What follows belongs to an exercise in optimizing a design on an open flow for small area, a short achievable clock period and few clock cycles; a production flow would make more cautious choices. Only simulation tests tie the RTL to the original design; equivalence was not proved. Some runs may be left out. An edit can pass the tests and still lose a function that they never use.

==> flow/design.v <==
module Top(
    input                   sys_clk         ,
    input                   sys_rst_n       , 
    input           [31:0]  data1_in        ,
    input           [31:0]  data2_in        ,
    input           [1:0]   opcode          ,
    input                   trig            ,
    output          [31:0]  data_out        ,
    output                  vld             ,
    output                  work            
);
wire            [31:0]      alu_data1           ;
wire            [31:0]      alu_data2           ;
wire            [31:0]      plus_result         ;
wire                        op_plus             ;
wire                        plus_trig           ;
wire                        plus_vld            ;
wire            [31:0]      multi_result        ;
wire            [23:0]      multi_unit_data1    ;
wire            [23:0]      multi_unit_data2    ;
wire                        multi_unit_trig     ;
wire                        multi_trig          ;
wire                        multi_vld           ;
wire            [31:0]      div_result          ;
wire            [23:0]      div_unit_data1      ;
wire            [23:0]      div_unit_data2      ;
wire                        div_unit_trig       ;
wire                        div_trig            ;
wire                        div_vld             ;
wire            [22:0]      unit_result         ;
wire            [1:0]       unit_other          ;
wire                        unit_trig           ;
wire                        unit_vld            ;
Ctrl Ctrl_inst(
    .sys_clk                (sys_clk                ),   
    .sys_rst_n              (sys_rst_n              ),   
    .data1_in               (data1_in               ),   
    .data2_in               (data2_in               ),   
    .plus_result_in         (plus_result            ),   
    .multi_result_in        (multi_result           ),   
    .div_result_in          (div_result             ),   
    .data1_out              (alu_data1              ),   
    .data2_out              (alu_data2              ),   
    .result_out             (data_out               ),   
    .opcode                 (opcode                 ),   
    .trig                   (trig                   ),   
    .plus_vld_in            (plus_vld               ),   
    .multi_vld_in           (multi_vld              ),   
    .div_vld_in             (div_vld                ),   
    .sel_plus               (plus_trig              ),   
    .sel_multi              (multi_trig              ),   
    .sel_div                (div_trig               ),   
    .op_plus                (op_plus                ),   
    .work                   (work                   ),   
    .result_vld             (vld                    )    
);
Plus Plus_inst(
    .sys_clk                (sys_clk                ),   
    .sys_rst_n              (sys_rst_n              ),   
    .data1_in               (alu_data1              ),   
    .data2_in               (alu_data2              ),   
    .data_out               (plus_result            ),   
    .op                     (op_plus                ),   
    .trig                   (plus_trig              ),   
    .vld                    (plus_vld               )    
);
Multi Multi_inst(
    .sys_clk                (sys_clk                ),   
    .sys_rst_n              (sys_rst_n              ),   
    .data1_in               (alu_data1              ),   
    .data2_in               (alu_data2              ),   
    .data_out               (multi_result           ),   
    .trig                   (multi_trig             ),   
    .vld                    (multi_vld              ),   
    .cordic_result_in       (unit_result            ),   
    .cordic_other_in        (unit_other             ),   
    .cordic_data1_out       (multi_unit_data1       ),   
    .cordic_data2_out       (multi_unit_data2       ),   
    .cordic_result_vld      (unit_vld               ),   
    .cordic_trig_out        (multi_unit_trig        )    
);
Div Div_inst(
    .sys_clk                (sys_clk                ),   
    .sys_rst_n              (sys_rst_n              ),   
    .data1_in               (alu_data1              ),   
    .data2_in               (alu_data2              ),   
    .data_out               (div_result             ),   
    .trig                   (div_trig               ),   
    .vld                    (div_vld                ),   
    .cordic_result_in       (unit_result            ),   
    .cordic_other_in        (unit_other             ),   
    .cordic_data1_out       (div_unit_data1         ),   
    .cordic_data2_out       (div_unit_data2         ),   
    .cordic_result_vld      (unit_vld               ),   
    .cordic_trig_out        (div_unit_trig          )    
);
CordicUnit CordicUnit_inst(
    .sys_clk                (sys_clk                ),   
    .sys_rst_n              (sys_rst_n              ),   
    .mul_data1_in           (multi_unit_data1       ),   
    .mul_data2_in           (multi_unit_data2       ),   
    .div_data1_in           (div_unit_data1         ),   
    .div_data2_in           (div_unit_data2         ),   
    .data_out               (unit_result            ),   
    .data_other             (unit_other             ),   
    .mul_trig               (multi_unit_trig        ),   
    .div_trig               (div_unit_trig          ),   
    .vld                    (unit_vld               )    
);
endmodule
module Ctrl(
    input                   sys_clk         ,
    input                   sys_rst_n       ,
    input           [31:0]  data1_in        ,    
    input           [31:0]  data2_in        ,    
    input           [31:0]  plus_result_in  ,    
    input           [31:0]  multi_result_in ,    
    input           [31:0]  div_result_in   ,    
    output  reg     [31:0]  data1_out       ,    
    output  reg     [31:0]  data2_out       ,    
    output  reg     [31:0]  result_out      ,    
    input           [1:0]   opcode          ,    
    input                   trig            ,
    input                   plus_vld_in     ,    
    input                   multi_vld_in    ,
    input                   div_vld_in      ,
    output  reg             sel_plus        ,    
    output  reg             sel_multi       ,   
    output  reg             sel_div         ,
    output  reg             op_plus         ,    
    output  reg             work            ,    
    output  reg             result_vld           
);
localparam          IDLE    =   4'b0001,
                    PLUS    =   4'b0010,
                    MULTI   =   4'b0100,
                    DIV     =   4'b1000;
reg             [3:0]       next_state;
reg             [3:0]       state;
always@(posedge sys_clk or negedge sys_rst_n) begin
    if(~sys_rst_n) begin
        state   <=  IDLE;
    end
    else begin
        state   <=  next_state;
    end
end
always@(*) begin
    case(state)
        IDLE: begin
            if(trig) begin
                case(opcode)
                    2'b00:  next_state  =   PLUS;
                    2'b01:  next_state  =   PLUS;
                    2'b10:  next_state  =   MULTI;
                    2'b11:  next_state  =   DIV;
                    default:next_state  =   IDLE;       
                endcase
            end
            else begin
                next_state  =   IDLE;
            end
        end
        PLUS:   next_state  =   (plus_vld_in)   ?   IDLE    :   PLUS;  
        MULTI:  next_state  =   (multi_vld_in)  ?   IDLE    :   MULTI;  
        DIV:    next_state  =   (div_vld_in)    ?   IDLE    :   DIV;
        default:next_state  =   IDLE;
    endcase
end
always@(posedge sys_clk or negedge sys_rst_n) begin
    if(~sys_rst_n) begin
        sel_plus    <=  1'b0;
        sel_multi   <=  1'b0;
        sel_div     <=  1'b0;
        op_plus     <=  1'b0;
        data1_out   <=  32'b0;
        data2_out   <=  32'b0;
    end
    else if(state == IDLE && trig) begin
        data1_out   <=  data1_in;
        data2_out   <=  data2_in;
        op_plus     <=  opcode[0];
        case(opcode)
            2'b00:  {sel_plus, sel_multi, sel_div}  <=  3'b100;
            2'b01:  {sel_plus, sel_multi, sel_div}  <=  3'b100;
            2'b10:  {sel_plus, sel_multi, sel_div}  <=  3'b010;
            2'b11:  {sel_plus, sel_multi, sel_div}  <=  3'b001;
            default:{sel_plus, sel_multi, sel_div}  <=  3'b000;
        endcase
    end
    else begin
        sel_plus    <=  1'b0;
        sel_multi   <=  1'b0;
        sel_div     <=  1'b0;
        op_plus     <=  1'b0;
        data1_out   <=  32'b0;
        data2_out   <=  32'b0;
    end
end
always@(posedge sys_clk or negedge sys_rst_n) begin
    if(~sys_rst_n) begin
        result_out  <=  32'b0;      
    end
    else begin
        if(state != IDLE) begin
            if(plus_vld_in) begin
                result_out  <=  plus_result_in; 
            end
            else if(multi_vld_in) begin
                result_out  <=  multi_result_in;
            end
            else if(div_vld_in) begin
                result_out  <=  div_result_in;
            end
            else begin
                result_out  <=  result_out;
            end
        end
        else begin
            result_out  <=  result_out;
        end
    end
end
always@(posedge sys_clk or negedge sys_rst_n) begin
    if(~sys_rst_n) begin
        result_vld  <=  1'b0;       
    end
    else if(state != IDLE) begin
        result_vld  <=  plus_vld_in | multi_vld_in | div_vld_in;
    end
    else begin
        result_vld  <=  1'b0;
    end
end
always@(posedge sys_clk or negedge sys_rst_n) begin
    if(~sys_rst_n) begin
        work            <=  1'b0;
    end
    else if(state == IDLE && trig) begin
        work            <=  1'b1;
    end
    else if(state != IDLE && (plus_vld_in | multi_vld_in | div_vld_in)) begin
        work            <=  1'b0;
    end
    else begin
        work            <=  work;
    end
end
endmodule
module Plus(
    input                   sys_clk,
    input                   sys_rst_n,
    input           [31:0]  data1_in,
    input           [31:0]  data2_in,
    output  reg     [31:0]  data_out,
    input                   op,
    input                   trig,
    output  reg             vld
);
reg             [3:0]       cnt             ;
reg                         op_reg          ;
reg                         sign1           ;
reg                         sign2           ;
reg             [7:0]       exp1            ;
reg             [7:0]       exp2            ;
reg             [22:0]      dec1            ;
reg             [22:0]      dec2            ;
reg             [23:0]      dec1_1          ;
reg             [23:0]      dec2_1          ;
reg             [7:0]       shift_bit       ;
reg             [7:0]       exp_both        ;
reg             [8:0]       shift_bit_comb  ;
reg                         shift_flag      ;    
wire            [23:0]      pre_dec         ;
reg             [26:0]      dec1_2          ;
reg             [26:0]      dec2_2          ;
reg             [25:0]      dec_tmp         ;
reg                         protect         ;
reg     signed  [27:0]      dec1_3          ;
reg     signed  [27:0]      dec2_3          ;
reg     signed  [28:0]      sum             ;
reg             [27:0]      sum_abs         ;
reg                         c_sign          ;
reg     signed  [8:0]       c_exp           ;
reg             [22:0]      c_dec           ;
always@(posedge sys_clk or negedge sys_rst_n) begin
    if(~sys_rst_n) begin
        cnt <= 3'b0;
    end
    else if(cnt == 3'd0 && trig) begin
        cnt <= 3'd1;
    end
    else if(cnt == 3'd0 || cnt == 3'd7) begin
        cnt <= 3'd0;
    end
    else begin
        cnt <= cnt + 1;
    end
end
always@(posedge sys_clk or negedge sys_rst_n) begin
    if(~sys_rst_n) begin
        op_reg <= 1'b0;
    end
    else if(cnt == 3'd0 && trig) begin
        op_reg <= op; 
    end
    else begin
        op_reg <= op_reg;
    end
end
always@(posedge sys_clk or negedge sys_rst_n) begin
    if(~sys_rst_n) begin
        sign1   <=  1'b0;
        sign2   <=  1'b0;
        exp1    <=  8'b0;
        exp2    <=  8'b0;
        dec1    <=  23'b0;  
        dec2    <=  23'b0;
    end
    else if(cnt == 3'd0 && trig) begin
        sign1   <=  data1_in[31];
        sign2   <=  data2_in[31];
        exp1    <=  data1_in[30:23];
        exp2    <=  data2_in[30:23];
        dec1    <=  data1_in[22:0];
        dec2    <=  data2_in[22:0];
    end
    else begin
        sign1   <=  sign1;
        sign2   <=  sign2;
        exp1    <=  exp1;
        exp2    <=  exp2;
        dec1    <=  dec1;
        dec2    <=  dec2;
    end
end
always@(posedge sys_clk or negedge sys_rst_n) begin
    if(~sys_rst_n) begin
        dec1_1 <= 24'b0;
        dec2_1 <= 24'b0;
    end
    else if(cnt == 3'd1) begin
        dec1_1 <= (exp1 == 8'd0) ? 24'd0 : {1'b1, dec1};
        dec2_1 <= (exp2 == 8'd0) ? 24'd0 : {1'b1, dec2};
    end
    else begin
        dec1_1 <= dec1_1;
        dec2_1 <= dec2_1;
    end
end
assign shift_bit_comb = {1'b0, exp1} - {1'b0, exp2};
always@(posedge sys_clk or negedge sys_rst_n) begin
    if(~sys_rst_n) begin
        shift_bit   <= 8'b0;
        shift_flag  <= 1'b0; 
        exp_both    <= 8'b0;
    end
    else begin
        shift_flag <= shift_bit_comb[8];
        if(shift_bit_comb[8]) begin
            shift_bit   <=  ~shift_bit_comb + 1;
            exp_both    <=  exp2;
        end
        else begin
            shift_bit   <=  shift_bit_comb;
            exp_both    <=  exp1;
        end
    end
end
assign pre_dec = (shift_flag) ? dec1_1 : dec2_1;
always@(*) begin
    case(shift_bit)
        8'd0: begin
            dec_tmp     =   {pre_dec, 2'd0};
            protect     =   1'b0;
        end
        8'd1: begin
            dec_tmp     =   {1'd0, pre_dec, 1'd0};  
            protect     =   1'b0;
        end
        8'd2: begin
            dec_tmp     =   {2'd0, pre_dec};
            protect     =   1'b0;
        end
        8'd3: begin
            dec_tmp     =   {3'd0, pre_dec[23:1]};
            protect     =   pre_dec[0];
        end
        8'd4: begin
            dec_tmp     =   {4'd0, pre_dec[23:2]};
            protect     =   (pre_dec[1:0] > 0) ? 1'b1 : 1'b0;
        end
        8'd5: begin
            dec_tmp     =   {5'd0, pre_dec[23:3]};
            protect     =   (pre_dec[2:0] > 0) ? 1'b1 : 1'b0;
        end
        8'd6: begin
            dec_tmp     =   {6'd0, pre_dec[23:4]};
            protect     =   (pre_dec[3:0] > 0) ? 1'b1 : 1'b0;
        end
        8'd7: begin
            dec_tmp     =   {7'd0, pre_dec[23:5]};
            protect     =   (pre_dec[4:0] > 0) ? 1'b1 : 1'b0;
        end
        8'd8: begin
            dec_tmp     =   {8'd0, pre_dec[23:6]};
            protect     =   (pre_dec[5:0] > 0) ? 1'b1 : 1'b0;
        end
        8'd9: begin
            dec_tmp     =   {9'd0, pre_dec[23:7]};
            protect     =   (pre_dec[6:0] > 0) ? 1'b1 : 1'b0;
        end
        8'd10: begin
            dec_tmp     =   {10'd0, pre_dec[23:8]};
            protect     =   (pre_dec[7:0] > 0) ? 1'b1 : 1'b0;
        end
        8'd11: begin
            dec_tmp     =   {11'd0, pre_dec[23:9]};
            protect     =   (pre_dec[8:0] > 0) ? 1'b1 : 1'b0;
        end
        8'd12: begin
            dec_tmp     =   {12'd0, pre_dec[23:10]};
            protect     =   (pre_dec[9:0] > 0) ? 1'b1 : 1'b0;
        end
        8'd13: begin
            dec_tmp     =   {13'd0, pre_dec[23:11]};
            protect     =   (pre_dec[10:0] > 0) ? 1'b1 : 1'b0;
        end
        8'd14: begin
            dec_tmp     =   {14'd0, pre_dec[23:12]};
            protect     =   (pre_dec[11:0] > 0) ? 1'b1 : 1'b0;
        end
        8'd15: begin
            dec_tmp     =   {15'd0, pre_dec[23:13]};
            protect     =   (pre_dec[12:0] > 0) ? 1'b1 : 1'b0;
        end
        8'd16: begin
            dec_tmp     =   {16'd0, pre_dec[23:14]};
            protect     =   (pre_dec[13:0] > 0) ? 1'b1 : 1'b0;
        end
        8'd17: begin
            dec_tmp     =   {17'd0, pre_dec[23:15]};
            protect     =   (pre_dec[14:0] > 0) ? 1'b1 : 1'b0;
        end
        8'd18: begin
            dec_tmp     =   {18'd0, pre_dec[23:16]};
            protect     =   (pre_dec[15:0] > 0) ? 1'b1 : 1'b0;
        end
        8'd19: begin
            dec_tmp     =   {19'd0, pre_dec[23:17]};
            protect     =   (pre_dec[16:0] > 0) ? 1'b1 : 1'b0;
        end
        8'd20: begin
            dec_tmp     =   {20'd0, pre_dec[23:18]};
            protect     =   (pre_dec[17:0] > 0) ? 1'b1 : 1'b0;
        end
        8'd21: begin
            dec_tmp     =   {21'd0, pre_dec[23:19]};
            protect     =   (pre_dec[18:0] > 0) ? 1'b1 : 1'b0;
        end
        8'd22: begin
            dec_tmp     =   {22'd0, pre_dec[23:20]};
            protect     =   (pre_dec[19:0] > 0) ? 1'b1 : 1'b0;
        end
        8'd23: begin
            dec_tmp     =   {23'd0, pre_dec[23:21]};
            protect     =   (pre_dec[20:0] > 0) ? 1'b1 : 1'b0;
        end
        8'd24: begin
            dec_tmp     =   {24'd0, pre_dec[23:22]};
            protect     =   (pre_dec[21:0] > 0) ? 1'b1 : 1'b0;
        end
        8'd25: begin
            dec_tmp     =   {25'd0, pre_dec[23]};
            protect     =   (pre_dec[22:0] > 0) ? 1'b1 : 1'b0;
        end
        default: begin
            dec_tmp     =   26'b0;
            protect     =   (pre_dec[23:0] > 0) ? 1'b1 : 1'b0;
        end
    endcase
end
always@(posedge sys_clk or negedge sys_rst_n) begin
    if(~sys_rst_n) begin
        dec1_2  <=  27'b0;
        dec2_2  <=  27'b0;
    end
    else begin
        if(shift_flag) begin
            dec1_2  <=  {dec_tmp, protect};
            dec2_2  <=  {dec2_1, 3'd0};
        end
        else begin
            dec1_2  <=  {dec1_1, 3'd0};
            dec2_2  <=  {dec_tmp, protect};
        end
    end
end
always@(posedge sys_clk or negedge sys_rst_n) begin
    if(~sys_rst_n) begin
        dec1_3 <= 28'b0;
        dec2_3 <= 28'b0;
    end
    else begin
        if(sign1) begin
            dec1_3 <= ~{1'b0, dec1_2} + 1;
        end
        else begin
            dec1_3 <= {1'b0, dec1_2};
        end
        if(sign2 ^ op_reg) begin
            dec2_3 = ~{1'b0, dec2_2} + 1;
        end
        else begin
            dec2_3 = {1'b0, dec2_2};
        end
    end
end
always@(posedge sys_clk or negedge sys_rst_n) begin
    if(~sys_rst_n) begin
        sum <= 29'b0;
    end
    else begin
        sum <= dec1_3 + dec2_3;
    end
end
always@(posedge sys_clk or negedge sys_rst_n) begin
    if(~sys_rst_n) begin
        sum_abs <=  28'b0;
        c_sign  <=  1'b0;
    end
    else begin
        c_sign <= sum[28];
        if(sum[28]) begin   
            sum_abs <= ~sum + 1;
        end
        else begin
            sum_abs <= sum;
        end
    end
end
always@(posedge sys_clk or negedge sys_rst_n) begin
    if(!sys_rst_n) begin
        c_exp   <=  9'b0;
        c_dec   <=  23'b0;
    end
    else begin
        if(sum_abs[27]) begin
            if((sum_abs[3:0] > 4'd8) || (sum_abs[3:0] == 4'd8 && sum_abs[4])) begin
                c_dec <= sum_abs[26:4] + 1;
            end
            else begin
                c_dec <= sum_abs[26:4];
            end
            c_exp <= exp_both + 1;
        end
        else if(sum_abs[26]) begin
            if((sum_abs[2:0] > 3'd4) || (sum_abs[2:0] == 3'd4 && sum_abs[3])) begin
                c_dec <= sum_abs[25:3] + 1;
            end
            else begin
                c_dec <= sum_abs[25:3];
            end
            c_exp <= exp_both;
        end
        else if(sum_abs[25]) begin
            if(sum_abs[1:0] > 2'd2 || (sum_abs[1:0] == 2'd2 && sum_abs[2])) begin
                c_dec <= sum_abs[24:2] + 1;
            end
            else begin
                c_dec <= sum_abs[24:2];
            end
            c_exp <= exp_both - 1;
        end
        else if(sum_abs[24]) begin
            if(sum_abs[0] && sum_abs[1]) begin
                c_dec <= sum_abs[23:1] + 1;
            end
            else begin
                c_dec <= sum_abs[23:1];
            end
            c_exp <= exp_both - 2;
        end
        else if(sum_abs[23]) begin
            c_dec <= sum_abs[22:0];
            c_exp <= exp_both - 3;
        end
        else if(sum_abs[22]) begin
            c_dec <= {sum_abs[21:0], 1'd0};
            c_exp <= exp_both - 4;
        end
        else if(sum_abs[21]) begin
            c_dec <= {sum_abs[20:0], 2'd0};
            c_exp <= exp_both - 5;
        end
        else if(sum_abs[20]) begin
            c_dec <= {sum_abs[19:0], 3'd0};
            c_exp <= exp_both - 6;
        end
        else if(sum_abs[19]) begin
            c_dec <= {sum_abs[18:0], 4'd0};
            c_exp <= exp_both - 7;
        end
        else if(sum_abs[18]) begin
            c_dec <= {sum_abs[17:0], 5'd0};
            c_exp <= exp_both - 8;
        end
        else if(sum_abs[17]) begin
            c_dec <= {sum_abs[16:0], 6'd0};
            c_exp <= exp_both - 9;
        end
        else if(sum_abs[16]) begin
            c_dec <= {sum_abs[15:0], 7'd0};
            c_exp <= exp_both - 10;
        end
        else if(sum_abs[15]) begin
            c_dec <= {sum_abs[14:0], 8'd0};
            c_exp <= exp_both - 11;
        end
        else if(sum_abs[14]) begin
            c_dec <= {sum_abs[13:0], 9'd0};
            c_exp <= exp_both - 12;
        end
        else if(sum_abs[13]) begin
            c_dec <= {sum_abs[12:0], 10'd0};
            c_exp <= exp_both - 13;
        end
        else if(sum_abs[12]) begin
            c_dec <= {sum_abs[11:0], 11'd0};
            c_exp <= exp_both - 14;
        end
        else if(sum_abs[11]) begin
            c_dec <= {sum_abs[10:0], 12'd0};
            c_exp <= exp_both - 15;
        end
        else if(sum_abs[10]) begin
            c_dec <= {sum_abs[9:0], 13'd0};
            c_exp <= exp_both - 16;
        end
        else if(sum_abs[9]) begin
            c_dec <= {sum_abs[8:0], 14'd0};
            c_exp <= exp_both - 17;
        end
        else if(sum_abs[8]) begin
            c_dec <= {sum_abs[7:0], 15'd0};
            c_exp <= exp_both - 18;
        end
        else if(sum_abs[7]) begin
            c_dec <= {sum_abs[6:0], 16'd0};
            c_exp <= exp_both - 19;
        end
        else if(sum_abs[6]) begin
            c_dec <= {sum_abs[5:0], 17'd0};
            c_exp <= exp_both - 20;
        end
        else if(sum_abs[5]) begin
            c_dec <= {sum_abs[4:0], 18'd0};
            c_exp <= exp_both - 21;
        end
        else if(sum_abs[4]) begin
            c_dec <= {sum_abs[3:0], 19'd0};
            c_exp <= exp_both - 22;
        end
        else if(sum_abs[3]) begin
            c_dec <= {sum_abs[2:0], 20'd0};
            c_exp <= exp_both - 23;
        end
        else if(sum_abs[2]) begin
            c_dec <= {sum_abs[1:0], 21'd0};
            c_exp <= exp_both - 24;
        end
        else if(sum_abs[1]) begin
            c_dec <= {sum_abs[0], 22'd0};
            c_exp <= exp_both - 25;
        end
        else if(sum_abs[0]) begin
            c_dec <= 23'd0;
            c_exp <= exp_both - 26;
        end
        else begin
            c_dec <= 23'd0;
            c_exp <= 0;
        end
    end
end
always@(posedge sys_clk or negedge sys_rst_n) begin
    if(~sys_rst_n) begin
        data_out <= 32'b0;
    end
    else if(cnt == 3'd7) begin
        if((exp1 == 8'd255 && dec1 != 23'd0) || (exp2 == 8'd255 && dec2 != 23'd0)) begin
            data_out <= {1'b1, 8'd255, {23{1'b1}}};
        end
        else if(exp1 == 8'd255 && dec1 == 23'd0) begin
            if((exp2 == 8'd255 && dec2 == 23'd0) && (sign1 ^ (op_reg ^ sign2))) begin
                data_out <= {1'b1, 8'd255, {23{1'b1}}};
            end
            else begin
                data_out <= {sign1, exp1, dec1};
            end
        end
        else if(exp2 == 8'd255 && dec2 == 23'd0) begin
            data_out <= {sign1 ^ (op_reg ^ sign2), exp2, dec2};
        end
        else if(c_exp <= 0) begin
            data_out <= {c_sign, 31'd0};
        end
        else if(c_exp == 255) begin
            data_out <= {c_sign, 8'd255, 23'd0};
        end
        else begin
            data_out <= {c_sign, c_exp[7:0], c_dec};
        end
    end
    else begin
        data_out <= data_out;
    end
end
always@(posedge sys_clk or negedge sys_rst_n) begin
    if(~sys_rst_n) begin
        vld <= 1'b0;
    end
    else if(cnt == 3'd7) begin
        vld <= 1'b1;
    end
    else begin
        vld <= 1'b0;
    end
end
endmodule
module Multi(
    input                       sys_clk             ,           
    input                       sys_rst_n           ,           
    input           [31:0]      data1_in            ,           
    input           [31:0]      data2_in            ,           
    output  reg     [31:0]      data_out            ,           
    input                       trig                ,               
    output  reg                 vld                 ,               
    input           [22:0]      cordic_result_in    ,
    input           [1:0]       cordic_other_in     ,
    output  reg     [23:0]      cordic_data1_out    ,
    output  reg     [23:0]      cordic_data2_out    ,
    input                       cordic_result_vld   ,
    output  reg                 cordic_trig_out
);
localparam          IDLE    =   4'b0001,
                    PRE     =   4'b0010,
                    WAIT    =   4'b0100,
                    OVER    =   4'b1000;
reg                 [3:0]       state           ;
reg                 [3:0]       next_state      ;
reg                 [7:0]       exp1            ;
reg                 [7:0]       exp2            ;
reg                 [22:0]      dec1            ;
reg                 [22:0]      dec2            ;
reg                             sign1           ;
reg                             sign2           ;
reg     signed      [9:0]       c_exp           ;
reg                 [22:0]      c_dec           ;
reg                             c_sign          ;
always@(posedge sys_clk or negedge sys_rst_n) begin
    if(~sys_rst_n) begin
        state   <=  IDLE; 
    end
    else begin
        state    <=  next_state; 
    end
end
always@(*) begin
    case(state)
        IDLE:   next_state  =   (trig)              ?   PRE     :   IDLE    ;
        PRE:    next_state  =   WAIT                                        ;
        WAIT:   next_state  =   (cordic_result_vld) ?   OVER    :   WAIT    ;
        OVER:   next_state  =   IDLE                                        ;
        default:next_state  =   IDLE                                        ;
    endcase
end
always@(posedge sys_clk or negedge sys_rst_n) begin
    if(~sys_rst_n) begin
        sign1   <=  1'b0    ;
        sign2   <=  1'b0    ;
        exp1    <=  8'b0    ;
        exp2    <=  8'b0    ;
        dec1    <=  23'b0   ;
        dec2    <=  23'b0   ;
    end
    else if(state == IDLE && trig) begin
        sign1   <=  data1_in[31]    ;
        sign2   <=  data2_in[31]    ;
        exp1    <=  data1_in[30:23] ;
        exp2    <=  data2_in[30:23] ;
        dec1    <=  data1_in[22:0]  ;
        dec2    <=  data2_in[22:0]  ;
    end
    else begin
        sign1   <=  sign1   ;
        sign2   <=  sign2   ;
        exp1    <=  exp1    ;
        exp2    <=  exp2    ;
        dec1    <=  dec1    ;
        dec2    <=  dec2    ;
    end
end
always@(posedge sys_clk or negedge sys_rst_n) begin
    if(~sys_rst_n) begin
        cordic_data1_out    <=  24'b0;
        cordic_data2_out    <=  24'b0;
    end
    else if(state == PRE) begin
        cordic_data1_out    <=  (exp1 == 8'd0) ? 24'b0 : {1'b1, dec1}; 
        cordic_data2_out    <=  (exp2 == 8'd0) ? 24'b0 : {1'b1, dec2}; 
    end
    else begin
        cordic_data1_out    <=  cordic_data1_out; 
        cordic_data2_out    <=  cordic_data2_out; 
    end
end
always@(posedge sys_clk or negedge sys_rst_n) begin
    if(~sys_rst_n) begin
        cordic_trig_out <=  1'b0; 
    end
    else if(state == PRE) begin
        cordic_trig_out <=  1'b1; 
    end
    else begin
        cordic_trig_out <=  1'b0; 
    end
end
always@(posedge sys_clk or negedge sys_rst_n) begin
    if(~sys_rst_n) begin
        c_sign  <=  1'b0;
    end
    else if(state == PRE) begin
        c_sign  <=  sign1 ^ sign2;             
    end 
    else begin
        c_sign  <=  c_sign; 
    end
end
always@(posedge sys_clk or negedge sys_rst_n) begin
    if(~sys_rst_n) begin
        c_exp   <=  10'd0; 
    end
    else if(state == PRE) begin
        c_exp   <=  exp1 + exp2 - 127; 
    end
    else if(state == WAIT && cordic_result_vld) begin
        if(cordic_other_in[1]) begin
            c_exp   <=  0;
        end
        else if(cordic_other_in[0]) begin
            c_exp   <=  c_exp + 1;
        end
        else begin
            c_exp   <=  c_exp; 
        end
    end
    else begin
        c_exp   <=  c_exp; 
    end
end
always@(posedge sys_clk or negedge sys_rst_n) begin
    if(~sys_rst_n) begin
        c_dec   <=  23'b0; 
    end
    else if(state == WAIT && cordic_result_vld) begin
        c_dec   <=  cordic_result_in; 
    end
    else begin
        c_dec   <=  c_dec; 
    end
end
always@(posedge sys_clk or negedge sys_rst_n) begin
    if(~sys_rst_n) begin
        data_out    <=  32'b0; 
    end
    else if(state == OVER) begin
        if((exp1 == 8'd255 && dec1 != 23'd0) || (exp2 == 8'd255 && dec2 != 23'd0)) begin
            data_out    <=  {32{1'b1}};
        end
        else if(exp1 == 8'd255 && dec1 == 23'd0) begin
            if(exp2 == 8'd0) begin
                data_out    <=  {32{1'b1}};
            end
            else begin
                data_out    <=  {c_sign, 8'd255, 23'd0}; 
            end
        end
        else if(exp2 == 8'd255 && dec2 == 23'd0) begin
            if(exp1 == 8'd0) begin
                data_out    <=  {32{1'b1}};
            end
            else begin
                data_out    <=  {c_sign, 8'd255, 23'd0}; 
            end
        end
        else begin
            if(c_exp <= 0) begin
                data_out    <=  {c_sign, 8'd0, 23'd0};
            end
            else if(c_exp >= 255) begin
                data_out    <=  {c_sign, 8'd255, 23'd0};
            end
            else begin
                data_out    <=  {c_sign, c_exp[7:0], c_dec};
            end
        end
    end
end
always@(posedge sys_clk or negedge sys_rst_n) begin
    if(~sys_rst_n) begin
        vld <=  1'b0; 
    end
    else if(state == OVER) begin
        vld <=  1'b1;
    end
    else begin
        vld <=  1'b0; 
    end
end
endmodule
module Div(
    input                       sys_clk             ,           
    input                       sys_rst_n           ,           
    input           [31:0]      data1_in            ,           
    input           [31:0]      data2_in            ,           
    output  reg     [31:0]      data_out            ,           
    input                       trig                ,               
    output  reg                 vld                 ,               
    input           [22:0]      cordic_result_in    ,
    input           [1:0]       cordic_other_in     ,
    output  reg     [23:0]      cordic_data1_out    ,
    output  reg     [23:0]      cordic_data2_out    ,
    input                       cordic_result_vld   ,
    output  reg                 cordic_trig_out
);
localparam          IDLE    =   4'b0001,
                    PRE     =   4'b0010,
                    WAIT    =   4'b0100,
                    OVER    =   4'b1000;
reg                 [3:0]       state           ;
reg                 [3:0]       next_state      ;
reg                 [7:0]       exp1            ;
reg                 [7:0]       exp2            ;
reg                 [22:0]      dec1            ;
reg                 [22:0]      dec2            ;
reg                             sign1           ;
reg                             sign2           ;
reg     signed      [9:0]       c_exp           ;
reg                 [22:0]      c_dec           ;
reg                             c_sign          ;
always@(posedge sys_clk or negedge sys_rst_n) begin
    if(~sys_rst_n) begin
        state   <=  IDLE; 
    end
    else begin
        state    <=  next_state; 
    end
end
always@(*) begin
    case(state)
        IDLE:   next_state  =   (trig)              ?   PRE     :   IDLE    ;
        PRE:    next_state  =   WAIT                                        ;
        WAIT:   next_state  =   (cordic_result_vld) ?   OVER    :   WAIT    ;
        OVER:   next_state  =   IDLE                                        ;
        default:next_state  =   IDLE                                        ;
    endcase
end
always@(posedge sys_clk or negedge sys_rst_n) begin
    if(~sys_rst_n) begin
        sign1   <=  1'b0    ;
        sign2   <=  1'b0    ;
        exp1    <=  8'b0    ;
        exp2    <=  8'b0    ;
        dec1    <=  23'b0   ;
        dec2    <=  23'b0   ;
    end
    else if(state == IDLE && trig) begin
        sign1   <=  data1_in[31]    ;
        sign2   <=  data2_in[31]    ;
        exp1    <=  data1_in[30:23] ;
        exp2    <=  data2_in[30:23] ;
        dec1    <=  data1_in[22:0]  ;
        dec2    <=  data2_in[22:0]  ;
    end
    else begin
        sign1   <=  sign1   ;
        sign2   <=  sign2   ;
        exp1    <=  exp1    ;
        exp2    <=  exp2    ;
        dec1    <=  dec1    ;
        dec2    <=  dec2    ;
    end
end
always@(posedge sys_clk or negedge sys_rst_n) begin
    if(~sys_rst_n) begin
        cordic_data1_out    <=  24'b0;
        cordic_data2_out    <=  24'b0;
    end
    else if(state == PRE) begin
        cordic_data1_out    <=  (exp1 == 8'd0) ? 24'b0 : {1'b1, dec1}; 
        cordic_data2_out    <=  (exp2 == 8'd0) ? 24'b0 : {1'b1, dec2}; 
    end
    else begin
        cordic_data1_out    <=  cordic_data1_out; 
        cordic_data2_out    <=  cordic_data2_out; 
    end
end
always@(posedge sys_clk or negedge sys_rst_n) begin
    if(~sys_rst_n) begin
        cordic_trig_out <=  1'b0; 
    end
    else if(state == PRE) begin
        cordic_trig_out <=  1'b1; 
    end
    else begin
        cordic_trig_out <=  1'b0; 
    end
end
always@(posedge sys_clk or negedge sys_rst_n) begin
    if(~sys_rst_n) begin
        c_sign  <=  1'b0;
    end
    else if(state == PRE) begin
        c_sign  <=  sign1 ^ sign2;             
    end 
    else begin
        c_sign  <=  c_sign; 
    end
end
always@(posedge sys_clk or negedge sys_rst_n) begin
    if(~sys_rst_n) begin
        c_exp   <=  10'd0; 
    end
    else if(state == PRE) begin
        c_exp   <=  exp1 - exp2 + 127; 
    end
    else if(state == WAIT && cordic_result_vld) begin
        if(cordic_other_in[1]) begin
            c_exp   <=  0;
        end
        else if(cordic_other_in[0]) begin
            c_exp   <=  c_exp - 1;
        end
        else begin
            c_exp   <=  c_exp; 
        end
    end
    else begin
        c_exp   <=  c_exp; 
    end
end
always@(posedge sys_clk or negedge sys_rst_n) begin
    if(~sys_rst_n) begin
        c_dec   <=  23'b0; 
    end
    else if(state == WAIT && cordic_result_vld) begin
        c_dec   <=  cordic_result_in; 
    end
    else begin
        c_dec   <=  c_dec; 
    end
end
always@(posedge sys_clk or negedge sys_rst_n) begin
    if(~sys_rst_n) begin
        data_out    <=  32'b0; 
    end
    else if(state == OVER) begin
        if((exp1 == 8'd255 && dec1 != 23'd0) || (exp2 == 8'd255 && dec2 != 23'd0)) begin
            data_out    <=  {32{1'b1}};
        end
        else if(exp1 == 8'd255 && dec1 == 23'd0) begin
            if(exp2 == 8'd255 && dec2 == 23'd0) begin
                data_out    <=  {32{1'b1}};
            end
            else begin
                data_out    <=  {c_sign, 8'd255, 23'd0}; 
            end
        end
        else if(exp2 == 8'd255 && dec2 == 23'd0) begin
            data_out    <=  {c_sign, 8'd255, 23'd0}; 
        end
        else if(exp2 == 8'd0) begin
            if(exp1 == 8'd0) begin
                data_out    <=  {32{1'b1}};
            end
            else begin
                data_out    <=  {c_sign, 8'd255, 23'd0};
            end
        end
        else begin
            if(c_exp <= 0) begin
                data_out    <=  {c_sign, 8'd0, 23'd0};
            end
            else if(c_exp >= 255) begin
                data_out    <=  {c_sign, 8'd255, 23'd0};
            end
            else begin
                data_out    <=  {c_sign, c_exp[7:0], c_dec}; 
            end
        end
    end
end
always@(posedge sys_clk or negedge sys_rst_n) begin
    if(~sys_rst_n) begin
        vld <=  1'b0; 
    end
    else if(state == OVER) begin
        vld <=  1'b1;
    end
    else begin
        vld <=  1'b0; 
    end
end
endmodule
module CordicUnit(
    input                                   sys_clk         ,
    input                                   sys_rst_n       ,
    input                       [23:0]      mul_data1_in    ,
    input                       [23:0]      mul_data2_in    ,
    input                       [23:0]      div_data1_in    ,
    input                       [23:0]      div_data2_in    ,
    output      reg             [22:0]      data_out        , 
    output      reg             [1:0]       data_other      ,    
    input                                   mul_trig        , 
    input                                   div_trig        , 
    output      reg                         vld             
);
reg                 [4:0]       cnt     ;
reg                             op      ;
reg                 [47:0]      x_data  ;
reg     signed      [49:0]      y_data  ;
reg     signed      [25:0]      z_data  ;
reg                 [24:0]      tmp     ;
wire                [48:0]      res     ;
always@(posedge sys_clk or negedge sys_rst_n) begin
    if(~sys_rst_n) begin
        cnt <=  5'd0; 
    end
    else if(cnt == 5'd0 && (mul_trig || div_trig)) begin
        cnt <=  5'd1; 
    end
    else if(cnt == 5'd0 || cnt == 5'd26) begin
        cnt <=  5'd0; 
    end
    else begin
        cnt <=  cnt + 1; 
    end
end
always@(posedge sys_clk or negedge sys_rst_n) begin
    if(~sys_rst_n) begin
        op      <=  1'b0;
        tmp     <=  25'b0;
        x_data  <=  48'b0;
        y_data  <=  50'b0;
        z_data  <=  26'b0;
    end
    else if(cnt == 5'd0 && (mul_trig || div_trig)) begin
        op      <=  div_trig;
        tmp     <=  {1'd1, 24'd0};
        x_data  <=  (mul_trig) ?    {mul_data1_in, 24'd0}       :   {div_data2_in, 24'd0}; 
        y_data  <=  (mul_trig) ?    50'd0                       :   {2'd0, div_data1_in, 24'd0};
        z_data  <=  (mul_trig) ?    {1'd0, mul_data2_in, 1'd0}  :   26'd0; 
    end
    else begin
        op      <=  op;
        tmp     <=  {1'b0, tmp[24:1]};
        x_data  <=  {1'b0, x_data[47:1]};   
        if( ((~op) & z_data[25]) || (op & (~y_data[49])) ) begin
            y_data  <=  y_data - x_data;
            z_data  <=  z_data + tmp;
        end
        else begin
            y_data  <=  y_data + x_data;
            z_data  <=  z_data - tmp;
        end
    end
end
assign res = (op) ? {z_data[24:0],24'd0} : y_data[48:0];
always@(posedge sys_clk or negedge sys_rst_n) begin
    if(~sys_rst_n) begin
        data_out    <=  23'd0;
        data_other  <=  2'd0;
    end
    else if(cnt == 5'd26) begin
        if(res[48]) begin
            data_out    <=  res[47:25];
            data_other  <=  (op)? 2'b00 : 2'b01;
        end 
        else if(res[47]) begin
            data_out    <=  res[46:24];
            data_other  <=  (op)? 2'b01 : 2'b00;
        end
        else begin
            data_out    <=  23'd0;
            data_other  <=  2'b10;
        end
    end
    else begin
        data_out    <=  data_out;
        data_other  <=  data_other;
    end
end
always@(posedge sys_clk or negedge sys_rst_n) begin
    if(~sys_rst_n) begin
        vld <=  1'b0;
    end
    else if(cnt == 5'd26) begin
        vld <=  1'b1;
    end
    else begin
        vld <=  1'b0; 
    end
end
endmodule
==> flow/run.sh <==
#!/bin/bash
# synth_recipe.tcl (not shown) runs the flow's synth.tcl, then flattens the netlist and writes it again
# the make line also repeats each setting of config.mk as NAME=value (left out here)
make -C /OpenROAD-flow-scripts/flow DESIGN_CONFIG=/design/flow/config.mk WORK_HOME=/design/flow/orfs CLKGATE_MAP_FILE= SYNTH_SCRIPT=/design/flow/synth_recipe.tcl finish
==> flow/config.mk <==
export PLATFORM = sky130hd
export DESIGN_NAME = Top
export DESIGN_NICKNAME = Top
export VERILOG_FILES = /design/flow/design.v
export SDC_FILE = /design/flow/constraint.sdc
export NUM_CORES = 4
export LEC_CHECK = 0
export CAP_MARGIN = 20
export CORE_MARGIN = 2
export CORE_UTILIZATION = 40
export SLEW_MARGIN = 20
==> flow/constraint.sdc <==
create_clock -name core_clock -period 8.0 [get_ports {sys_clk}]
set_input_delay 1.6000 -clock core_clock [delete_from_list [all_inputs] [get_ports {sys_clk}]]
set_output_delay 1.6000 -clock core_clock [all_outputs]
set_load 0.01 [all_outputs]
==> out/results.txt, run 1 <==
Area fraction of clock buffers and clock inverters = 5.58%
Mapped Area = 58,900 um2
Clock tree root driver cell = sky130_fd_sc_hd__clkbuf_16
CTS Hold Buffers Added = 0
Wire length after detailed routing = 200,000 um
Top cell class by occupied area = multi-input combinational cells
Final critical path time including I/O delays and setup = 5050 ps
Number of vias per cell after detailed routing = 6.04
Filler cell count in the final layout = 14,053
DP Area = 61,900 um2
Path type of the worst setup path = flip-flop to flip-flop
Mux contribution to synthesized area = 6.24%
DRC violations left = 0
Area Overhead vs Synth = 11.2%
Kind of start point of the critical path = flip-flop
Post-CTS repair timing setup buffer count = 0
Post-CTS Resized = 0
Status = no timing/DRC/antenna violations
Most prevalent standard cell on the critical path = sky130_fd_sc_hd__nand2_1
Register clock-pin slew on the reported worst setup and hold paths = 60 ps
Core utilization of the finished layout = 44.9%
Cell breakdown of the critical path = or4_1 -> nor4b_1 -> nand4b_1 -> nor2_1 -> nand2_1 -> o21ai_0 -> nand2_1 -> xnor2_1 -> ha_1 -> nand3_1 -> nor2_1 -> a41oi_1 -> o311ai_0 -> a31oi_2 -> o21ai_1 -> a311o_1 -> nand2_1
R2R depth = 17
Hold depth = 0
Congestion Overflow GR = 0
Metal1 wirelength = 92,200 um
TritonCTS clock tree = built
Yosys synthesis warning count = 6
CP Buf/Inv Count = 0
Final-stage net count = 6,711
End of the worst register-to-register path = CordicUnit_inst.y_data[48]
Share of synthesized cell area in full adder, half adder and majority cells = 3.90%
Plain + repair buffers = 234
Die area = 150,000 um2
Largest stage delay on the critical path = 600 ps
Worst hold path endpoint = Plus_inst.sum_abs[0]
Post-synth EDFFs = 0
Share of the final layout cell area in multi-input gates = 47.6%
Number of sequential storage elements = 1,022
Routed length on met3 = 18,000 um
Slowest-stage cell, CP = sky130_fd_sc_hd__or4_1
Core Box Area = 146,000 um2
F_max = 198 MHz
Clock sink count = 1,022
Biggest regs = CordicUnit_inst.y_data (50), CordicUnit_inst.x_data (48)
Stages on the worst setup path = 17
Pre-CTS setup slack = 3070 ps
Tightest Hold Check Type = flip-flop to flip-flop
Min-Delay Startpoint = Plus_inst.sum[0]
Worst Hold Margin = 430 ps
Worst slew margin relative to its limit = 16.2%
Most common library cell in the layout ignoring fill and taps = sky130_fd_sc_hd__dfrtp_1
Number of cells in the design after placement = 8,272
Mapped Nets = 6,818
Tap cell count = 1,917
Top Family by Delay on Critical Path = simple AND/OR/NAND/NOR gates
Worst endpoint required time = 8660 ps
Number of placed I/O pins = 103
Area fraction in compound gates after synthesis = 19.8%
Data buffer area share = 3.18%
Capturing element type of the critical path = flip-flop
Most used standard cell by instance count after synthesis = sky130_fd_sc_hd__dfrtp_1
Vert. Die Dim = 388 um
Number of detailed-routing iterations run before antenna repair = 9
Highest metal layer with signal wires = met5
Critical path fanouts, max = 7
Most instantiated flip-flop cell in the synthesis netlist = sky130_fd_sc_hd__dfrtp_1
Number of flip-flops in the largest register = 50
Ranking of synthesized cells by instance count = 1,019 x sky130_fd_sc_hd__dfrtp_1, 862 x sky130_fd_sc_hd__nand2_1, 598 x sky130_fd_sc_hd__nor2_1
RSZ-0062 raised after global routing = no
CP Launch Point = CordicUnit_inst.x_data[4]
Async set-reset flop share out of synthesis = 100%
Share of cells above drive strength 1 = 9.46%
Cell area after layout = 65,600 um2
Max-slew violation count = 0
Most frequent cells in the layout = 1,012 x sky130_fd_sc_hd__dfrtp_1, 860 x sky130_fd_sc_hd__nand2_1, 597 x sky130_fd_sc_hd__nor2_1, 511 x sky130_fd_sc_hd__o21ai_0, 457 x sky130_fd_sc_hd__a21oi_1
Period Utilization, post-route = 63.1%
Setup slack of the critical path after layout = 2950 ps
Leading cell types by total area after synthesis = sky130_fd_sc_hd__dfrtp_1 43%, sky130_fd_sc_hd__nand2_1 5.5%, sky130_fd_sc_hd__mux2_2 4.5%
Critical R2R Launch = CordicUnit_inst.x_data[4]
Dominant combinational cell family by area after synthesis = compound AO/OA/AOI/OAI gates
GP Congestion = 0.950
Effective utilization at floorplan = 40.4%
Area occupied by registers = 25,600 um2
Maximum number of pins on one net before global-route repair = 154
Number of placement rows = 140
Multi-input gates = 4,941
Antenna violations before repair = 9
Setup violation total in the final timing report = 0
Yosys top cell area share = 43.3%
Final Hold Fails = 0
Number of ordinary inverters in the final layout = 158
Non-filler instance count after layout = 8,464
Mapped Avg Cell Area = 8.97 um2
Antenna viol nets, final = 0
Max Clock Skew = 39.9 ps
Final TNS setup = 0 ps
R2R Setup Slk = 2950 ps
Wire length on met2 = 82,500 um
# port buffers = 102
Sequential portion of the cell area = 39.0%
Data arrival, critical path = 5710 ps
Register with the highest flop count = CordicUnit_inst.y_data
Simple-gate share of the synthesized area = 16.5%
Post-DR wirelength/cell = 23.6 um
Largest buffer count on any clock path = 3
Sequential fraction of the synthesis area = 43.4%
Number of distinct library cells after synthesis = 91
Number of H-tree levels = 3
Clk Latency, worst-skew pair = 720 ps
HPWL reported at the end of detailed placement = 137,000 um
Via count = 51,101
Testbench counts for the RTL of run 1, summed over its fixed seeds: cycles 44,477.
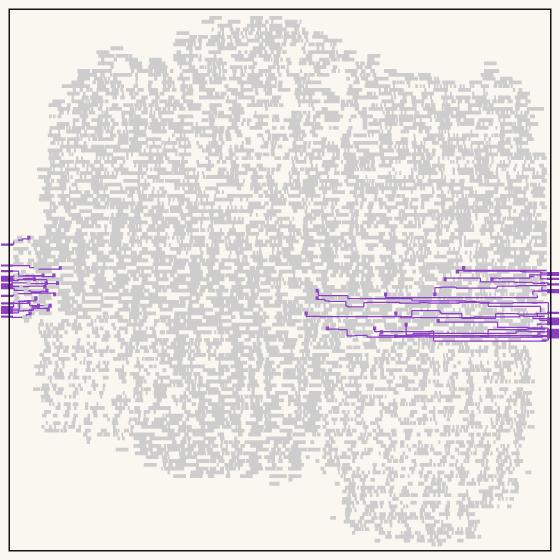
(run_1/port_nets.png)
| port | color | direction | end cells | buffers | wire |
|---|---|---|---|---|---|
| data1_in | purple | input | 32 | 32 | 2,340 um |

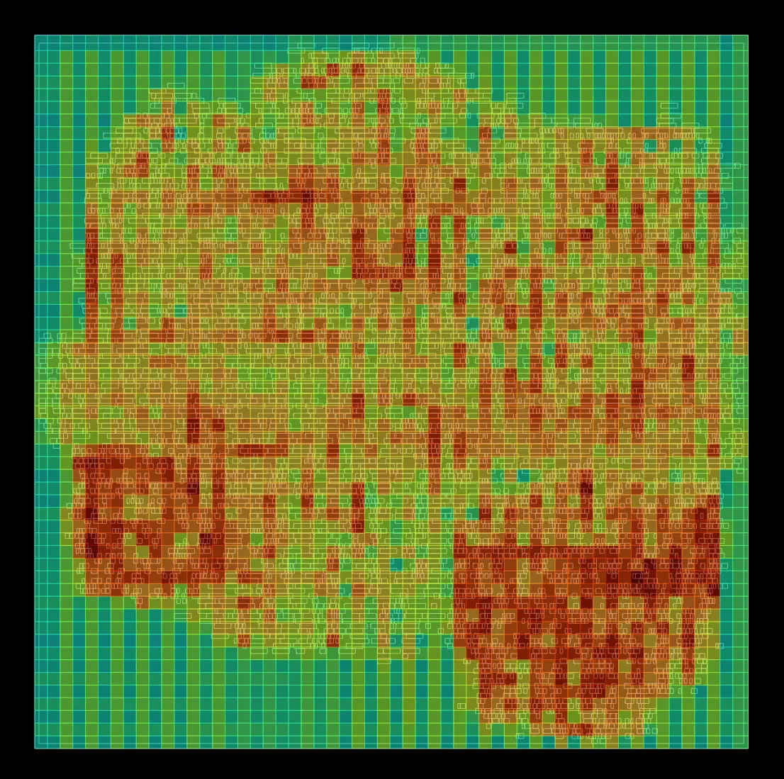
(run_1/final_congestion.png)
GR Layer Usage met1: 39.0%
met2 Track Usage GR: 36.5%
most heavily used metal layer in global routing: met1
All-Layer GR Usage: 25.9%
met3 track demand over resource in global routing: 5.56%

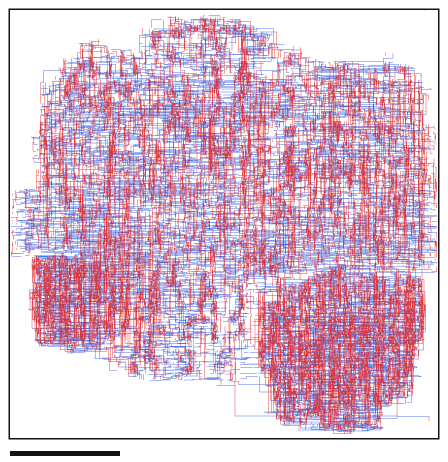
(run_1/metal_stack.png)
Bar = 100 um. Only two layers are drawn.
| layer | color | wire length |
|---|---|---|
| met1 | blue | 92.2 mm |
| met2 | red | 82.5 mm |

--- run 2 (changed files replaced; the others as in run 1) ---
==> flow/design.v <==
module Top(
    input                   sys_clk         ,
    input                   sys_rst_n       ,
    input           [31:0]  data1_in        ,
    input           [31:0]  data2_in        ,
    input           [1:0]   opcode          ,
    input                   trig            ,
    output  reg     [31:0]  data_out        ,
    output  reg             vld             ,
    output                  work
);
localparam KM  = 8;              
localparam NR4 = 2;              
localparam LM  = 24 / KM;        
localparam LD  = 12 / NR4;       
reg             active;
reg     [2:0]   rem;
reg     [1:0]   opk;
wire            accept = trig & ~work;
wire            done   = active & (rem == 3'd0);
assign work = (rem != 3'd0);
always @(posedge sys_clk or negedge sys_rst_n) begin
    if (~sys_rst_n) begin
        active <= 1'b0;
        rem    <= 3'd0;
        opk    <= 2'd0;
    end else if (accept) begin
        active <= 1'b1;
        opk    <= opcode;
        rem    <= ~opcode[1] ? 3'd0 : opcode[0] ? LD - 1 : LM - 1;
    end else begin
        if (done) active <= 1'b0;
        if (rem != 3'd0) rem <= rem - 3'd1;
    end
end
always @(posedge sys_clk or negedge sys_rst_n) begin
    if (~sys_rst_n) vld <= 1'b0;
    else            vld <= done;
end
wire        sa = data1_in[31];
wire        sb = data2_in[31];
wire [7:0]  ea = data1_in[30:23];
wire [7:0]  eb = data2_in[30:23];
wire [22:0] fa = data1_in[22:0];
wire [22:0] fb = data2_in[22:0];
wire        za = (ea == 8'd0);
wire        zb = (eb == 8'd0);
wire        xa = (ea == 8'hff);
wire        xb = (eb == 8'hff);
wire        nana = xa & (fa != 23'd0);
wire        nanb = xb & (fb != 23'd0);
wire        infa = xa & (fa == 23'd0);
wire        infb = xb & (fb == 23'd0);
wire [23:0] ma = za ? 24'd0 : {1'b1, fa};
wire [23:0] mb = zb ? 24'd0 : {1'b1, fb};
wire        sb_eff = sb ^ opcode[0];
wire        swap   = (data2_in[30:0] > data1_in[30:0]);
wire [7:0]  sh     = swap ? (eb - ea) : (ea - eb);
wire [23:0] big    = swap ? mb : ma;
wire [23:0] smlr   = swap ? ma : mb;
wire        shbig  = (sh[7:5] != 3'd0);
wire [57:0] ext    = {smlr, 2'b00, 32'd0} >> sh[4:0];
wire [25:0] aligned = shbig ? 26'd0 : ext[57:32];
wire        sticky  = shbig ? (smlr != 24'd0) : (ext[31:0] != 32'd0);
wire        add_nan = nana | nanb | (infa & infb & (sa ^ sb_eff));
wire        add_inf = infa | infb;
wire        add_isg = infa ? sa : (sa ^ sb_eff);
wire [9:0]  mul_e  = {2'b00, ea} + {2'b00, eb} - 10'd127;
wire [9:0]  div_e  = {2'b00, ea} - {2'b00, eb} + 10'd127;
wire        mul_nan = nana | nanb | (infa & zb) | (infb & za);
wire        mul_inf = infa | infb;
wire        div_nan = nana | nanb | (infa & infb) | (za & zb);
wire        div_inf = infa | infb | zb;
reg  [26:0] p1;      
reg  [23:0] p2;      
reg  [23:0] p3;      
reg  [26:0] d3;      
reg  [9:0]  ex;      
reg         s1, s2;  
reg         xnan, xinf;
wire [24+KM+1:0] mstep = {1'b0, p1[24:0]} + ({p2, 1'b0} * p3[KM-1:0]);
wire [24:0]      mnext = mstep[24+KM:KM];
wire [24:0] dd1 = {p2, 1'b0};            
wire [25:0] dd2 = {p2, 2'b00};           
reg  [24:0] dr [0:NR4];
reg  [2*NR4-1:0] dq;
reg  [27:0] r4, t1, t2, t3;
integer i;
always @(*) begin
    dr[0] = p1[24:0];
    for (i = 0; i < NR4; i = i + 1) begin
        r4 = {1'b0, dr[i], 2'b00};
        t1 = r4 - {3'b000, dd1};
        t2 = r4 - {2'b00, dd2};
        t3 = r4 - {1'b0, d3};
        if (~t3[27]) begin
            dq[2*NR4-1-2*i -: 2] = 2'd3;
            dr[i+1] = t3[24:0];
        end else if (~t2[27]) begin
            dq[2*NR4-1-2*i -: 2] = 2'd2;
            dr[i+1] = t2[24:0];
        end else if (~t1[27]) begin
            dq[2*NR4-1-2*i -: 2] = 2'd1;
            dr[i+1] = t1[24:0];
        end else begin
            dq[2*NR4-1-2*i -: 2] = 2'd0;
            dr[i+1] = r4[24:0];
        end
    end
end
always @(posedge sys_clk) begin
    if (accept) begin
        case (opcode)
        2'b10: begin
            p1 <= {3'd0, ma};
            p3 <= mb;
        end
        2'b11: begin
            p1 <= {3'd0, ma};
            p3 <= mb;
        end
        default: begin
            p1 <= {aligned, sticky};
            p3 <= mb;
        end
        endcase
    end else if (~opk[0]) begin
        p1 <= {2'd0, mnext};
        p3 <= p3 >> KM;
    end else begin
        p1 <= {2'd0, dr[NR4]};
        p3 <= {p3[23-2*NR4:0], dq};
    end
end
always @(posedge sys_clk) begin
    if (accept) begin
        d3 <= {1'b0, mb, 2'b00} + {2'b00, mb, 1'b0};
        case (opcode)
        2'b10: begin
            p2 <= ma;
            ex <= mul_e;
            s1 <= sa ^ sb;
            s2 <= 1'b0;
            xnan <= mul_nan;
            xinf <= mul_inf;
        end
        2'b11: begin
            p2 <= mb;
            ex <= div_e;
            s1 <= sa ^ sb;
            s2 <= 1'b0;
            xnan <= div_nan;
            xinf <= div_inf;
        end
        default: begin
            p2 <= big;
            ex <= {2'b00, swap ? eb : ea};
            s1 <= swap ? sb_eff : sa;
            s2 <= add_nan ? 1'b0 : add_inf ? add_isg : swap ? sa : sb_eff;
            xnan <= add_nan;
            xinf <= add_inf;
        end
        endcase
    end
end
wire        eff_sub = s1 ^ s2;
wire [27:0] bm   = {1'b0, p2, 3'b000};
wire [27:0] smm  = {1'b0, p1};
wire [27:0] mag  = eff_sub ? (bm - smm) : (bm + smm);
reg  [4:0]  lz;
always @(*) begin
    lz = 5'd28;
    for (i = 0; i < 28; i = i + 1)
        if (mag[i]) lz = 27 - i;
end
wire [27:0] norm  = mag << lz;
wire        rup   = norm[3] & (norm[4] | norm[2] | norm[1] | norm[0]);
wire [22:0] afrac = norm[26:4] + {22'd0, rup};
wire [9:0]  aexp  = ex + 10'd1 - {5'd0, lz};
reg  [31:0] ares;
always @(*) begin
    if (xnan)                   ares = 32'hffffffff;
    else if (xinf)              ares = {s2, 8'hff, 23'd0};
    else if ((mag == 28'd0) | (aexp[9] | (aexp == 10'd0))) ares = {s1 & (mag != 28'd0), 31'd0};
    else if (aexp == 10'd255)   ares = {s1, 8'hff, 23'd0};
    else                        ares = {s1, aexp[7:0], afrac};
end
wire [24:0] macc = mnext;                    
wire [23:0] dquo = {p3[23-2*NR4:0], dq};     
wire        lead  = opk[0] ? dquo[23] : macc[24];
wire        nzlo  = opk[0] ? dquo[22] : macc[23];
wire [22:0] frhi  = opk[0] ? dquo[22:0] : macc[23:1];
wire [22:0] frlo  = opk[0] ? {dquo[21:0], 1'b1} : macc[22:0];
wire [9:0]  ehi   = opk[0] ? ex : ex + 10'd1;
wire [9:0]  elo   = opk[0] ? ex - 10'd1 : ex;
wire        ufhi  = ehi[9] | (ehi == 10'd0);
wire        uflo  = elo[9] | (elo == 10'd0);
wire        ofhi  = ~ehi[9] & (ehi[8] | (ehi[7:0] == 8'hff));
wire        oflo  = ~elo[9] & (elo[8] | (elo[7:0] == 8'hff));
reg  [31:0] mres;
always @(*) begin
    if (xnan)                         mres = 32'hffffffff;
    else if (xinf)                    mres = {s1, 8'hff, 23'd0};
    else if (lead) begin
        if (ufhi)                     mres = {s1, 31'd0};
        else if (ofhi)                mres = {s1, 8'hff, 23'd0};
        else                          mres = {s1, ehi[7:0], frhi};
    end else begin
        if (~nzlo | uflo)             mres = {s1, 31'd0};
        else if (oflo)                mres = {s1, 8'hff, 23'd0};
        else                          mres = {s1, elo[7:0], frlo};
    end
end
always @(posedge sys_clk) begin
    data_out <= opk[1] ? mres : ares;
end
endmodule
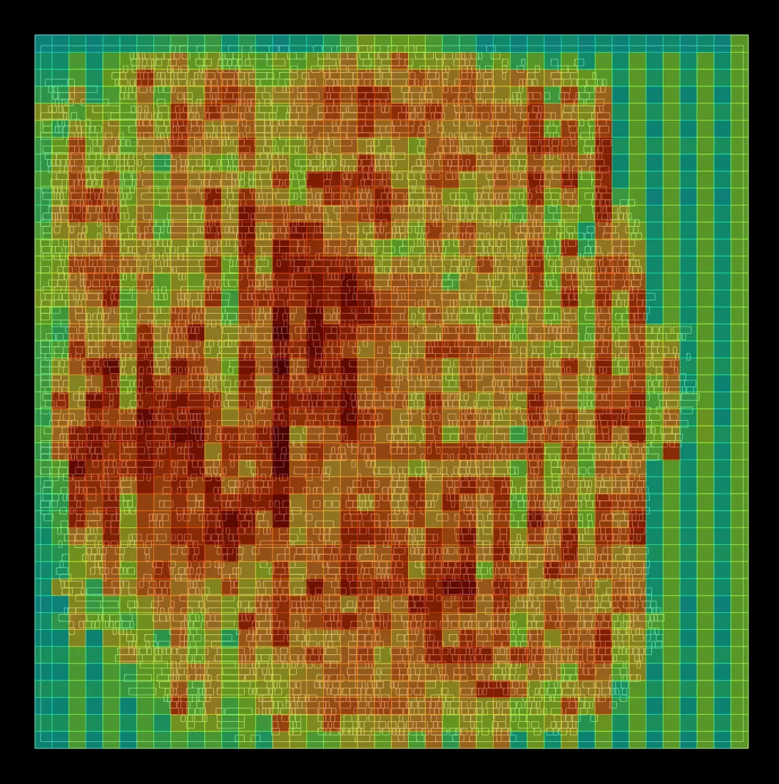
(run_2/final_congestion.png)
GR Layer Usage met1: 41.3%
core utilization of the finished layout: 47.9%
All-Layer GR Usage: 31.0%
met3 track demand over resource in global routing: 5.32%

==> out/results.txt, run 2 <==
Status = failed layout checks
Failed Checks = negative setup slack
Post-CTS Resized = 35
End of the worst register-to-register path = data_out[7]
Data buffer area share = 11.8%
Plain + repair buffers = 548
Area Overhead vs Synth = 18.4%
Non-filler instance count after layout = 5,789
Final critical path time including I/O delays and setup = 8040 ps
Metal1 wirelength = 56,900 um
Highest metal layer with signal wires = met5
Max Clock Skew = 24.3 ps
DRT iter0 DRCs = 3,530
Register with the highest flop count = data_out
Number of detailed-routing iterations run before antenna repair = 7
Setup violation total in the final timing report = 10
Worst Hold Margin = 450 ps
Cell count after synthesis = 4,372
Stages on the worst setup path = 40
Most heavily used metal layer in global routing = met2
Core Box Area = 80,800 um2
Critical R2R Launch = p2[2]
Met2 Track Usage GR = 48.1%
Setup slack of the critical path after layout = -42.2 ps
Mux contribution to synthesized area = 5.91%
Worst hold path endpoint = rem[0]
Pre-CTS setup slack = -353 ps
Maximum number of pins on one net before global-route repair = 60
Leading cell types by total area after synthesis = sky130_fd_sc_hd__ha_1 14%, sky130_fd_sc_hd__fa_1 8.7%, sky130_fd_sc_hd__edfxtp_1 5.9%
Mapped Area = 32,700 um2
Die area = 84,100 um2
Share of cells above drive strength 1 = 13.7%
Congestion Overflow GR = 0
Min-Delay Startpoint = rem[0]
Final TNS setup = -172 ps
Via count = 34,784
#FFs+latches synth = 154
Largest buffer count on any clock path = 2
Critical path fanouts, max = 22
Tap cell count = 1,060
Post-CTS repair timing setup buffer count = 9
R2R depth = 40
Destination of the critical timing path = data_out[7]
Share of synthesized cell area in full adder, half adder and majority cells = 22.3%
Clock sink count = 154
Vias in the first global route = 32,671
Tightest Hold Check Type = flip-flop to flip-flop
TritonCTS Buffers = 17
Clock buffer count in the final layout = 17
Yosys top cell area share = 13.6%
Number of vias per cell after detailed routing = 6.01
Hold depth = 1
Number of cells in the design after placement = 5,735
F_max = 124 MHz
Worst slew margin relative to its limit = 21.4%
Antenna violations before repair = 11
Area fraction of clock buffers and clock inverters = 1.44%
Final-stage net count = 5,281
Max-slew violation count = 0
Share of the final layout cell area in multi-input gates = 69.8%
Top cell class by occupied area = multi-input combinational cells
Wire length on met2 = 58,300 um
Number of flip-flops in the largest register = 32
CTS Hold Buffers Added = 0
Most common library cell in the layout ignoring fill and taps = sky130_fd_sc_hd__buf_4
Routed length on met3 = 11,600 um
Biggest regs = data_out (32), p1 (27), d3 (26)
TritonCTS clock tree = built
Most frequent cells in the layout = 426 x sky130_fd_sc_hd__buf_4, 423 x sky130_fd_sc_hd__nand2_1, 377 x sky130_fd_sc_hd__inv_1, 357 x sky130_fd_sc_hd__nor2_1, 353 x sky130_fd_sc_hd__ha_1
Path type of the worst setup path = flip-flop to flip-flop
Area occupied by registers = 3760 um2
CP Buf/Inv Count = 4
RSZ-0062 raised after global routing = yes
Clock tree root driver cell = sky130_fd_sc_hd__clkbuf_16
Global-route wire length before repair = 202,000 um
Clk Latency, worst-skew pair = 520 ps
Cell area after layout = 38,700 um2
Simple-gate share of the synthesized area = 20.3%
Filler cell count in the final layout = 8,087
Antenna Cells = 2
Dominant combinational cell family by area after synthesis = compound AO/OA/AOI/OAI gates
Worst endpoint required time = 8380 ps
Actual transition at the worst max-transition pin = 1170 ps
Number of distinct library cells after synthesis = 106
Post-DR wirelength/cell = 23.2 um
Largest stage delay on the critical path = 530 ps
Cell taking the most area after synthesis = sky130_fd_sc_hd__ha_1
Kind of start point of the critical path = flip-flop
Effective utilization at floorplan = 40.5%
Most prevalent standard cell on the critical path = sky130_fd_sc_hd__o21a_1
Number of ordinary inverters in the final layout = 387
Period Utilization, post-route = 101%
Die width = 290 um
Mapped Avg Cell Area = 7.48 um2
HPWL reported at the end of detailed placement = 111,000 um
Register clock-pin slew on the reported worst setup and hold paths = 90 ps
Sequential fraction of the synthesis area = 11.5%
Post-synth EDFFs = 64
Yosys synthesis warning count = 2
Wire length after detailed routing = 135,000 um
Post-Synth XOR/XNOR Area = 6.83%
Area fraction in compound gates after synthesis = 26.0%
Slowest-stage cell, CP = sky130_fd_sc_hd__fa_1
Area of combinational cells with multiple inputs = 27,000 um2
Top Family by Delay on Critical Path = adder cells
DRC violations left = 0
Vert. Die Dim = 290 um
DP Area = 37,700 um2
Antenna viol nets, final = 0
Data arrival, critical path = 8430 ps
Async set-reset flop share out of synthesis = 4.55%
Multi-input gates = 3,606
Most instantiated flip-flop cell in the synthesis netlist = sky130_fd_sc_hd__dfxtp_1
Sequential portion of the cell area = 9.71%
Mapped Nets = 4,939
Number of placement rows = 104
Number of sequential storage elements = 154
Capturing element type of the critical path = flip-flop
# port buffers = 102
CP Launch Point = p2[2]
Number of placed I/O pins = 103
Number of H-tree levels = 4
GP Congestion = 1.04
Most used standard cell by instance count after synthesis = sky130_fd_sc_hd__nand2_1
R2R Setup Slk = -40 ps
Final Hold Fails = 0
Ranking of synthesized cells by instance count = 426 x sky130_fd_sc_hd__nand2_1, 380 x sky130_fd_sc_hd__inv_1, 362 x sky130_fd_sc_hd__nor2_1
Max-capacitance violation count = 0
Testbench counts for the RTL of run 2, summed over its fixed seeds: cycles 5,746.
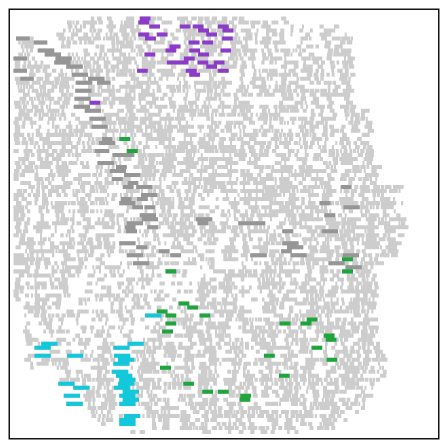
(run_2/registers.png)
Other sequential cells in the stronger gray, the rest of the logic in the fainter gray.
| signal | color | placed flops |
|---|---|---|
| data_out | purple | 32 |
| p1 | green | 27 |
| d3 | cyan | 26 |
not colored: 69

[re-timing with driven ports]
Ports are ideal in the flow. The routed layouts listed here were re-timed in OpenROAD. Step 1 sets driving cells, clkbuf_16 on the clock port and buf_2 on the other inputs (assumed; they add their load-dependent delay and slew). Step 2 times the ports against the registers' clock, not the clock port: input delays grow and output delays shrink by t, the midpoint of the rising clock arrivals with the driver on. Three values: ideal ports, drivers, drivers and shift; two values: the first two.
| run | shift t [ns] | slack for setup (ns) | worst slew at a driven data input, ns |
|---|---|---|---|
| run 1 | 0.775 | 2.953 / 2.953 / 2.953 | 0.09 |
| run 2 | 0.561 | -0.042 / -0.042 / -0.042 | 0.07 |
